This design comes from an exercise in tuning for small area and a short achievable clock period on the open sky130 flow, not from production work. RTL that was checked went through simulation tests only; none was proved equivalent to the original. Not every run is shown, and edits may drop behaviour that the tests do not exercise. Only the layout flow was run in run 2; the RTL was not checked for function there.

`flow/run.sh`:
```
#!/bin/bash
# synth_recipe.tcl (not shown) runs the flow's synth.tcl, then flattens the netlist and writes it again
# the make line also repeats each setting of config.mk as NAME=value (left out here)
make -C /OpenROAD-flow-scripts/flow DESIGN_CONFIG=/design/flow/config.mk WORK_HOME=/design/flow/orfs CLKGATE_MAP_FILE= SYNTH_SCRIPT=/design/flow/synth_recipe.tcl finish
```
`flow/config.mk`:
```
export PLATFORM = sky130hd
export DESIGN_NAME = DeterminantTopModule
export DESIGN_NICKNAME = DeterminantTopModule
export VERILOG_FILES = /design/flow/design.v
export SDC_FILE = /design/flow/constraint.sdc
export NUM_CORES = 4
export LEC_CHECK = 0
export CAP_MARGIN = 20
export CORE_MARGIN = 2
export CORE_UTILIZATION = 40
export SLEW_MARGIN = 20
```
`flow/constraint.sdc`:
```
create_clock -name core_clock -period 24.0 [get_ports {clk}]
set_input_delay 4.8000 -clock core_clock [delete_from_list [all_inputs] [get_ports {clk}]]
set_output_delay 4.8000 -clock core_clock [all_outputs]
set_load 0.01 [all_outputs]
```
`flow/design.v`:
```
`timescale 1ns / 1ps
module CalcDeterminant(clk, reset, MatrixIn, determinant);
input clk, reset; 
input [287:0] MatrixIn; 
output reg [31:0] determinant; 
reg [31:0] X; 
reg [31:0] Y; 
reg [31:0] Z; 
always @(posedge reset, posedge clk) begin 
    if (reset) begin 
        determinant <= 16'b0;
    end 
    else begin  
    X <= MatrixIn[287:256]*((MatrixIn[159:128]*MatrixIn[31:0])- (MatrixIn[63:32]*MatrixIn[127:96]));
    Y <= MatrixIn[255:224]*((MatrixIn[191:160]*MatrixIn[31:0])-(MatrixIn[95:64]*MatrixIn[127:96]));
    Z <= MatrixIn[223:192]*((MatrixIn[191:160]*MatrixIn[63:32])-(MatrixIn[95:64]*MatrixIn[159:128]));
    determinant <= X-Y+Z;
    end
 end 
endmodule
`timescale 1ns / 1ps
module DeterminantTopModule(clk, reset, SW, LED,
                             E00, E01, E02, 
                             E10, E11, E12, 
                             E20, E21, E22, 
                             determinant);
input clk, reset; 
input [2:0] SW; 
input [31:0] E00, E01, E02, 
             E10, E11, E12, 
             E20, E21, E22;
output  wire  [15:0] LED;
output wire [31:0] determinant;
CalcDeterminant one (.clk (clk), .reset(reset), .MatrixIn({E00, E01, E02, E10, E11, E12, E20, E21,E22}), 
                     .determinant(determinant));
assign LED = E02[15:0];
endmodule
```
Figure 1. Supply network (run 1).
Scale bar: 200 um. Pins as bars on the die edge. Tap cells in gray.
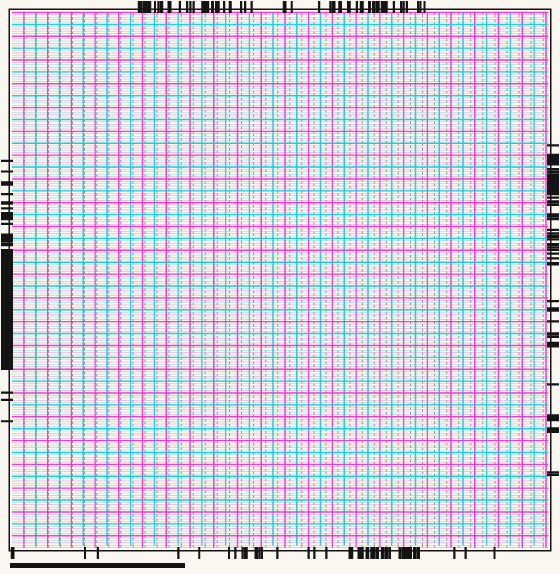
Key: magenta = VSS; cyan = VDD
The core has 225 rows. 4994 tap cells. 45 straps on met5. 226 met1 rails follow the rows. 45 straps on met4.

Figure 2. Cell classes on the final placement (run 1).
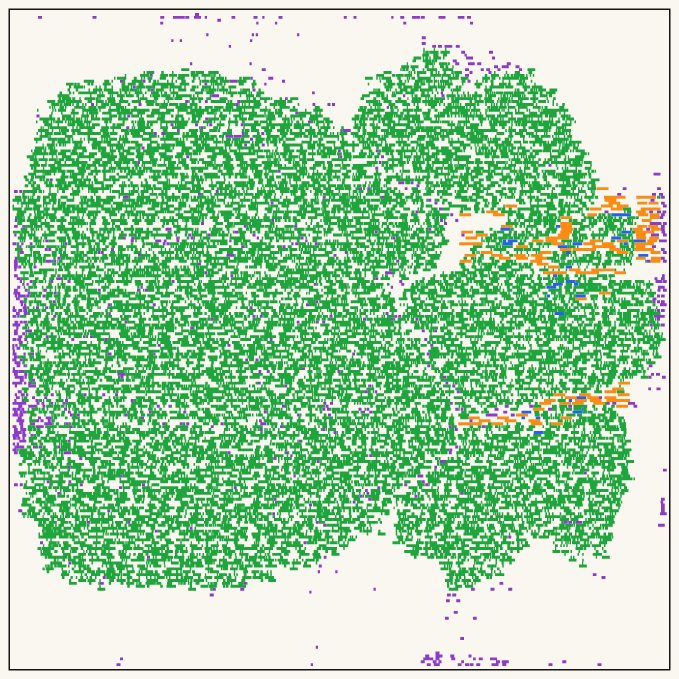
Key: green = all other logic [cells 15564, share of their area 93%]; orange = flip-flops [cells 128, share of their area 2.4%]; blue = clock drivers and dummy loads [cells 32, share of their area 0.41%]; purple = other buffers and delay cells [cells 733, share of their area 3.9%]

Figure 3. Clock distribution (run 1).
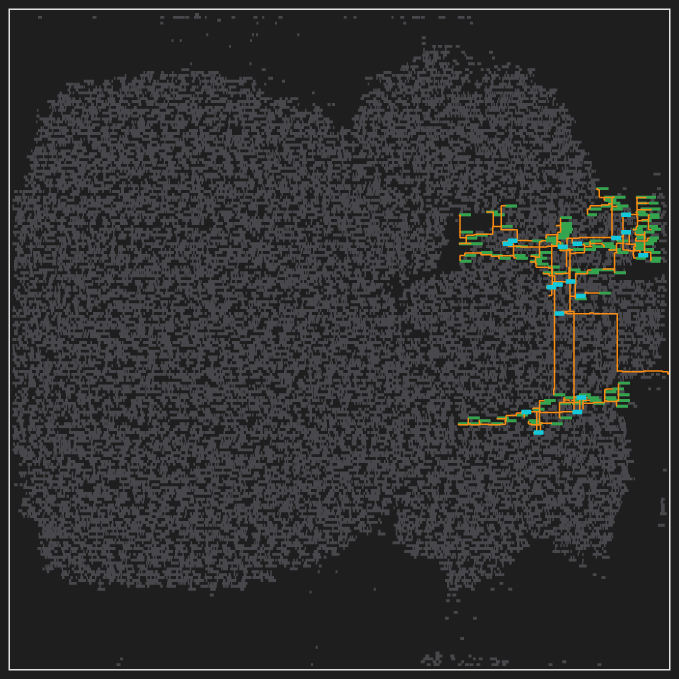
Key: cyan = cells driving clock nets [count 17]; orange = clock wires [length 2160 um]; green = flip-flops [count 128]
There are 18 routed clock nets.

==> run summary, run 1 <==
commonest non-fill, non-tap cell in the layout inv_1; Max Root-Sink Buffers 2; GRT overflow 0; CP startpoint E20[5]; share of cells above drive strength 1 3.53%; crit path max fanout 34; R2R Setup Slk 17.82 ns; initial antenna violation count 68; initial DRC count 7428; total core area 0.375 mm2; cell taking the most area after synthesis fa_1; clock latency on the worst-skew pair 0.45 ns; commonest non-fill, non-tap cells in the layout 4267 x inv_1, 3886 x fa_1, 2503 x nand2_1; DRT Wirelength 471000 um; Setup TNS Final 0 ns; Pins Over Slew Limit 0; Worst setup SP type primary input; max-cap violations 0; outcome timing/DRC/antenna clean; top_reg_cell synth edfxtp_1; Crit-path slowest cell buf_2; detailed-route DRC error count 0; Layout Area Growth over Synthesis 6.52%; Hold Path Class reg -> reg; DR pass1 iterations 6; Post-synth top cells 4268 x inv_1, 3886 x fa_1, 2503 x nand2_1; Post CTS Setup Buffer Count 0; post-synthesis compound-gate area fraction 1.63%; top cells by area, synth fa_1 52%, inv_1 11%, ha_1 10%; r2r worst-path depth 23
==> run 1: registers in the layout (all words and copies together) (netlist names) <==
register and cells:
one.determinant 32, one.Z 32, one.X 32, one.Y 32
==> run 1: through the flow <==
stage          cells  utilization [%]  hold slack, ns  worst slack, ns
2_1_floorplan  16596                -           0.456             3.37
3_3_place_gp   21418             42.5           0.786             1.07
3_5_place_dp   21418             42.5           0.773            0.927
4_1_cts        21450             42.7           0.792             1.36
5_1_grt        21480             42.7           0.793            0.477
6_report       21498             42.7           0.787             1.24
==> run 1: cell families (layout without fill, tap and decap cells) <==
| kind of cell | Yosys count | count (layout) |
|---|---|---|
| other | 0 | 47 |
| adders and majority gates | 5123 | 5123 |
| xor gates and xnor gates | 724 | 724 |
| DFF | 128 | 128 |
| AOI/OAI and AO/OA | 369 | 369 |
| buffers and inverters | 5172 | 5033 |
| and+or+nand+nor | 5079 | 5079 |
| muxes | 1 | 1 |
==> run 1: worst min path at each step <==
| stage | slack (ns) | cells after the start | startpoint | end |
|---|---|---|---|---|
| after global placement | 0.79 | 1 | one.Z[0] | one.determinant[0] |
| final | 0.79 | 1 | one.Z[0] | one.determinant[0] |
| after CTS | 0.79 | 1 | one.Z[0] | one.determinant[0] |
| after detailed placement | 0.77 | 1 | one.Z[0] | one.determinant[0] |
| after floorplan | 0.46 | 1 | one.Z[0] | one.determinant[0] |
| after global routing | 0.79 | 1 | one.Z[0] | one.determinant[0] |
==> run 1: cell type report <==
cell class              instances  area, um2
multi-input cells           11296     128000
flip-flops and latches        128       3680
clock buffers                  19        475
fillers                     37210     215000
diodes                         47        118
repair buffers                733       6020
clock inverters                13        153
well taps                    4994       6250
inverters                    4268      16000
==> run 1: routing by layer <==
| metal | track usage, % | share of wire, % | wire length (um) | vias up |
|---|---|---|---|---|
| met1 | 32.8 | 39 | 185000 | 56306 |
| li1 | - | - | - | 46463 |
| met5 | 0 | 0.048 | 227 | - |
| met4 | 13.2 | 6.5 | 30700 | 34 |
| met2 | 41.7 | 46 | 218000 | 4018 |
| met3 | 4.67 | 7.9 | 37100 | 904 |
Figure 4. Placed standard cells (run 1).
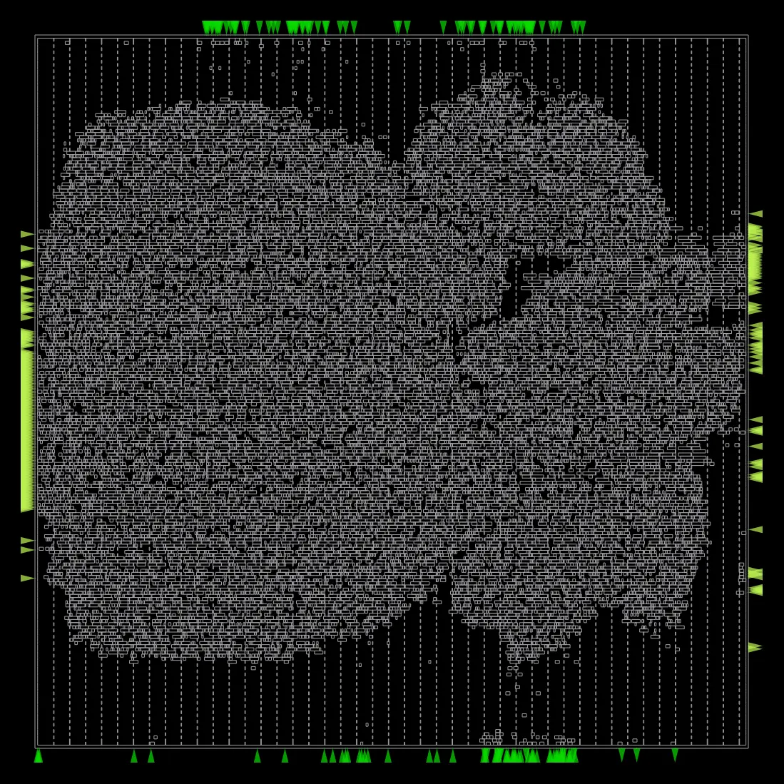

## Run 2: large edit since run 1, in outline
flow/design.v: 37 -> 7438 lines; modules unchanged: 1
  CalcDeterminant: edited, 19 -> 7421 lines
--- a/flow/config.mk
+++ b/flow/config.mk
@@ -6,6 +6,7 @@
 export NUM_CORES = 4
 export LEC_CHECK = 0
+export ABC_AREA = 1
 export CAP_MARGIN = 20
 export CORE_MARGIN = 2
-export CORE_UTILIZATION = 40
+export CORE_UTILIZATION = 50
 export SLEW_MARGIN = 20
Figure 5. Placed standard cells (run 2).
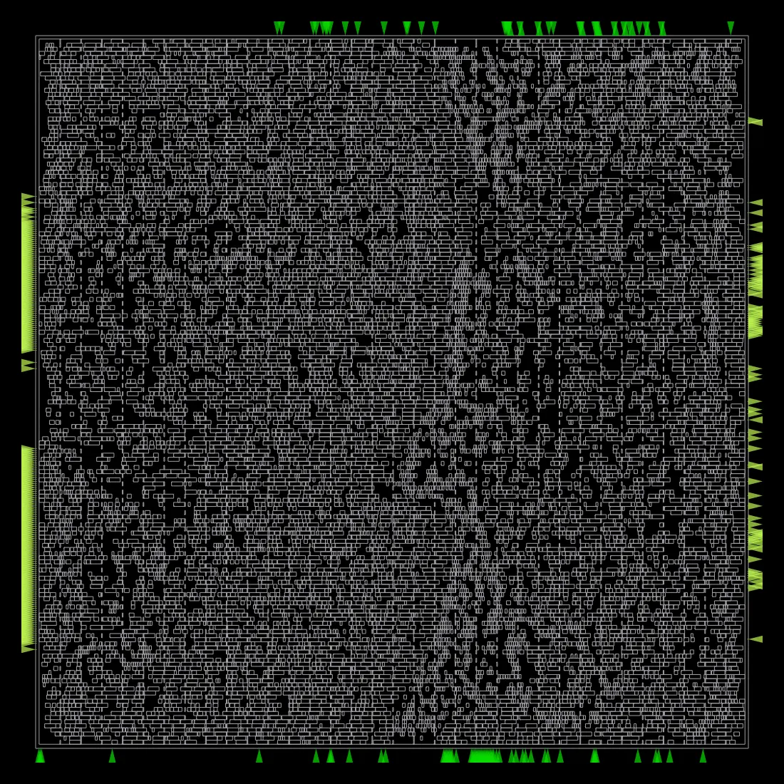
flip-flop and latch count: 320
final core utilization: 53.5%
tapcell count: 2871
sequential share of cell area: 5.60%

Figure 6. Supply network (run 2).
Scale bar: 100 um. Pins as bars on the die edge. Tap cells in gray.
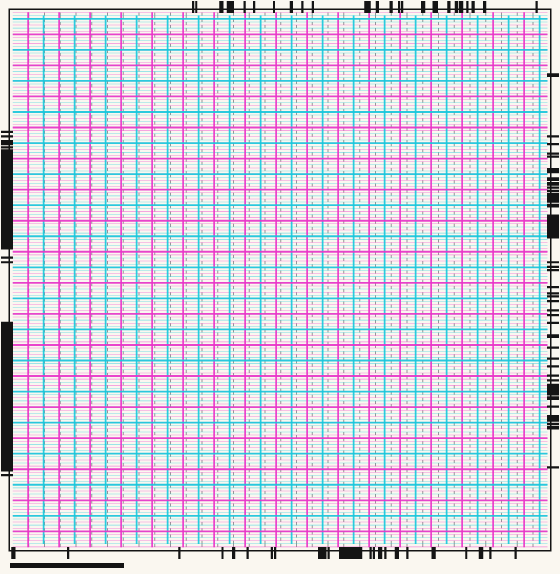
Key: magenta = VSS; cyan = VDD
The core has 172 rows. 341 signal pins sit on the boundary. 34 straps on met4. 2871 tap cells. 34 straps on met5.

==> run summary, run 2 <==
outcome timing/DRC/antenna clean; fin crit period 12.32 ns; Vias 103k; Max H-tree Level 2; total track usage 49.9%; GRT overflow 0 (unchanged); Post-synth top cells 2518 x xor2_1, 2241 x o22ai_1, 2064 x fa_1; Worst setup SP type primary input; Setup WS post-layout 11.68 ns (+10.44 ns); R2R Setup Slk 14.45 ns (-3.37 ns); Buffers on Ports 337; Placed Cells 15.3k (-28%); Reg2Reg Launch Point one.m1_c[0]; Setup TNS Final 0 ns (unchanged); mapped cell area 0.110 mm2; Hold Path Class reg -> reg; Finished Layout Cells 15.4k (-28%); Pins Over Slew Limit 0 (unchanged); Fin. Hold Viols 0; part of the Yosys area used for sequential elements 5.98%; top_reg_cell synth dfxtp_1; share of cells above drive strength 1 5.38% (+1.9 points); crit end category flop; initial DRC count 14.3k (+92%); max-cap violations 0 (unchanged); crit path max fanout 18 (-47%); commonest non-fill, non-tap cells in the layout 2514 x xor2_1, 2241 x o22ai_1, 2064 x fa_1; Layout Area Growth over Synthesis 6.68%; CP startpoint E20[19]; Max Root-Sink Buffers 3 (+1); Layout fillers 20.4k (-45%); initial antenna violation count 25 (-63%); vias in the first global route 106k; Setup Skew 0.0444 ns; CTS Buf Count 42; detailed-route DRC error count 0 (unchanged); total core area 0.219 mm2 (-42%); R2R Path End one.determinant[31]; cell taking the most area after synthesis fa_1; share of the synthesized area in the top cell type 37.6%; final hold slack 0.977 ns (+0.191 ns); DRT Wirelength 564000 um (+20%); top cells by area, synth fa_1 38%, xor2_1 20%, o22ai_1 13%; Ys Warns 1; CP arrival 12.89 ns; DR pass1 iterations 11 (+5); clock latency on the worst-skew pair 0.69 ns (+0.24 ns); pre-CTS setup slack 11.38 ns (+10.45 ns); Avg Cell Area, Syn 8.57 um2; r2r worst-path depth 39 (+70%); dpl cell area 0.116 mm2; final period utilization 51.3%; commonest non-fill, non-tap cell in the layout xor2_1; CTS sink cnt 320; Crit-path slowest cell o21ai_4; Post CTS Setup Buffer Count 0 (unchanged)
-- run 2: cell types whose count changed in the layout (fill, tap and decap cells not counted), sizes merged, moves of 96 or more --
| cell | change |
|---|---|
| nor2 | +272 |
| o22ai | +2239 |
| nand3 | +179 |
| ha | -989 |
| fa | -1822 |
| inv | -2360 |
| dfxtp | +288 |
| and2 | -2207 |
| buf | -107 |
| nand2 | -1324 |
| xnor2 | -436 |
| edfxtp | -96 |
| xor2 | +2401 |
-- run 2: cell families (layout without fill, tap and decap cells) --
family | count (synthesis) | count (layout) | synth area share [%]
AO/OA/AOI/OAI | 2561 | 2561 | 14.4
buffers and inverters | 3036 | 2755 | 10.6
other | 0 | 19 | 0
adder cells (fa/ha/maj) | 2312 | 2312 | 40.4
flip-flops | 320 | 320 | 5.98
AND/OR/NAND/NOR | 1919 | 1919 | 7.29
XOR/XNOR | 2677 | 2677 | 21.3
-- run 2: metal layers --
metal	GRT usage, %	vias up	part of all wire (%)
met5	0.238	-	0.031
met4	48.9	16	13
met2	73.1	9071	42
met3	17.9	3055	13
li1	-	40623	-
met1	55.5	50689	32
-- run 2: worst min-delay path by stage --
stage | cells after the start | endpoint | slack (ns) | from
floorplan | 5 | one.determinant[0] | 0.73 | one.rc[0]
global placement | 5 | one.determinant[0] | 0.94 | one.ra[0]
detailed placement | 5 | one.determinant[0] | 0.94 | one.ra[0]
CTS | 5 | one.determinant[0] | 0.97 | one.ra[0]
global route | 5 | one.determinant[0] | 1.03 | one.ra[0]
finish | 5 | one.determinant[0] | 0.98 | one.ra[0]
-- run 2: layout make-up --
| class | instances | area [um2] | share of cell area, % |
|---|---|---|---|
| clock buffers | 53 | 1160 | 0.993 |
| flip-flops and latches | 320 | 6570 | 5.60 |
| clock inverters | 24 | 282 | 0.240 |
| well taps | 2871 | 3590 | 3.06 |
| repair buffers | 705 | 6110 | 5.21 |
| inverters | 1973 | 7420 | 6.33 |
| diodes | 19 | 47.5 | 0.0406 |
| multi-input cells | 9469 | 92100 | 78.5 |
-- run 2: worst min-delay path: stages (launching register included) --
cell     delay, ns
dfxtp_1       0.39
nand2_1       0.12
xor2_1        0.06
inv_1         0.09
ha_1          0.14
ha_1          0.13

[port drivers added, routing unchanged]
No port has a modelled driver above. Below, the same layouts with a new extraction and two added sets of constraints. Step 1 assumes that a clkbuf_16 drives the clock port and a buf_2 every other input. Step 2 times the ports against the registers' clock, not the clock port: input delays grow and output delays shrink by t, the midpoint of the rising clock arrivals with the driver on. a / b / c = ideal / step 1 / step 2; a / b = the first two.
run	t (ns)	setup WS [ns]	slew at the worst register clock pin (ns)	worst data-port slew with drivers (ns)	pins driven straight from the clock port
run 1	0.496	1.240 / 1.135 / 0.639	0.08 / 0.08	0.33	1
run 2	0.760	11.684 / 11.748 / 10.988	0.08 / 0.08	0.13	1
After both steps every run listed still meets setup and hold. The setup slack of run 2, which loses most, moves by +0.064 ns with the drivers and by -0.696 ns with both steps.
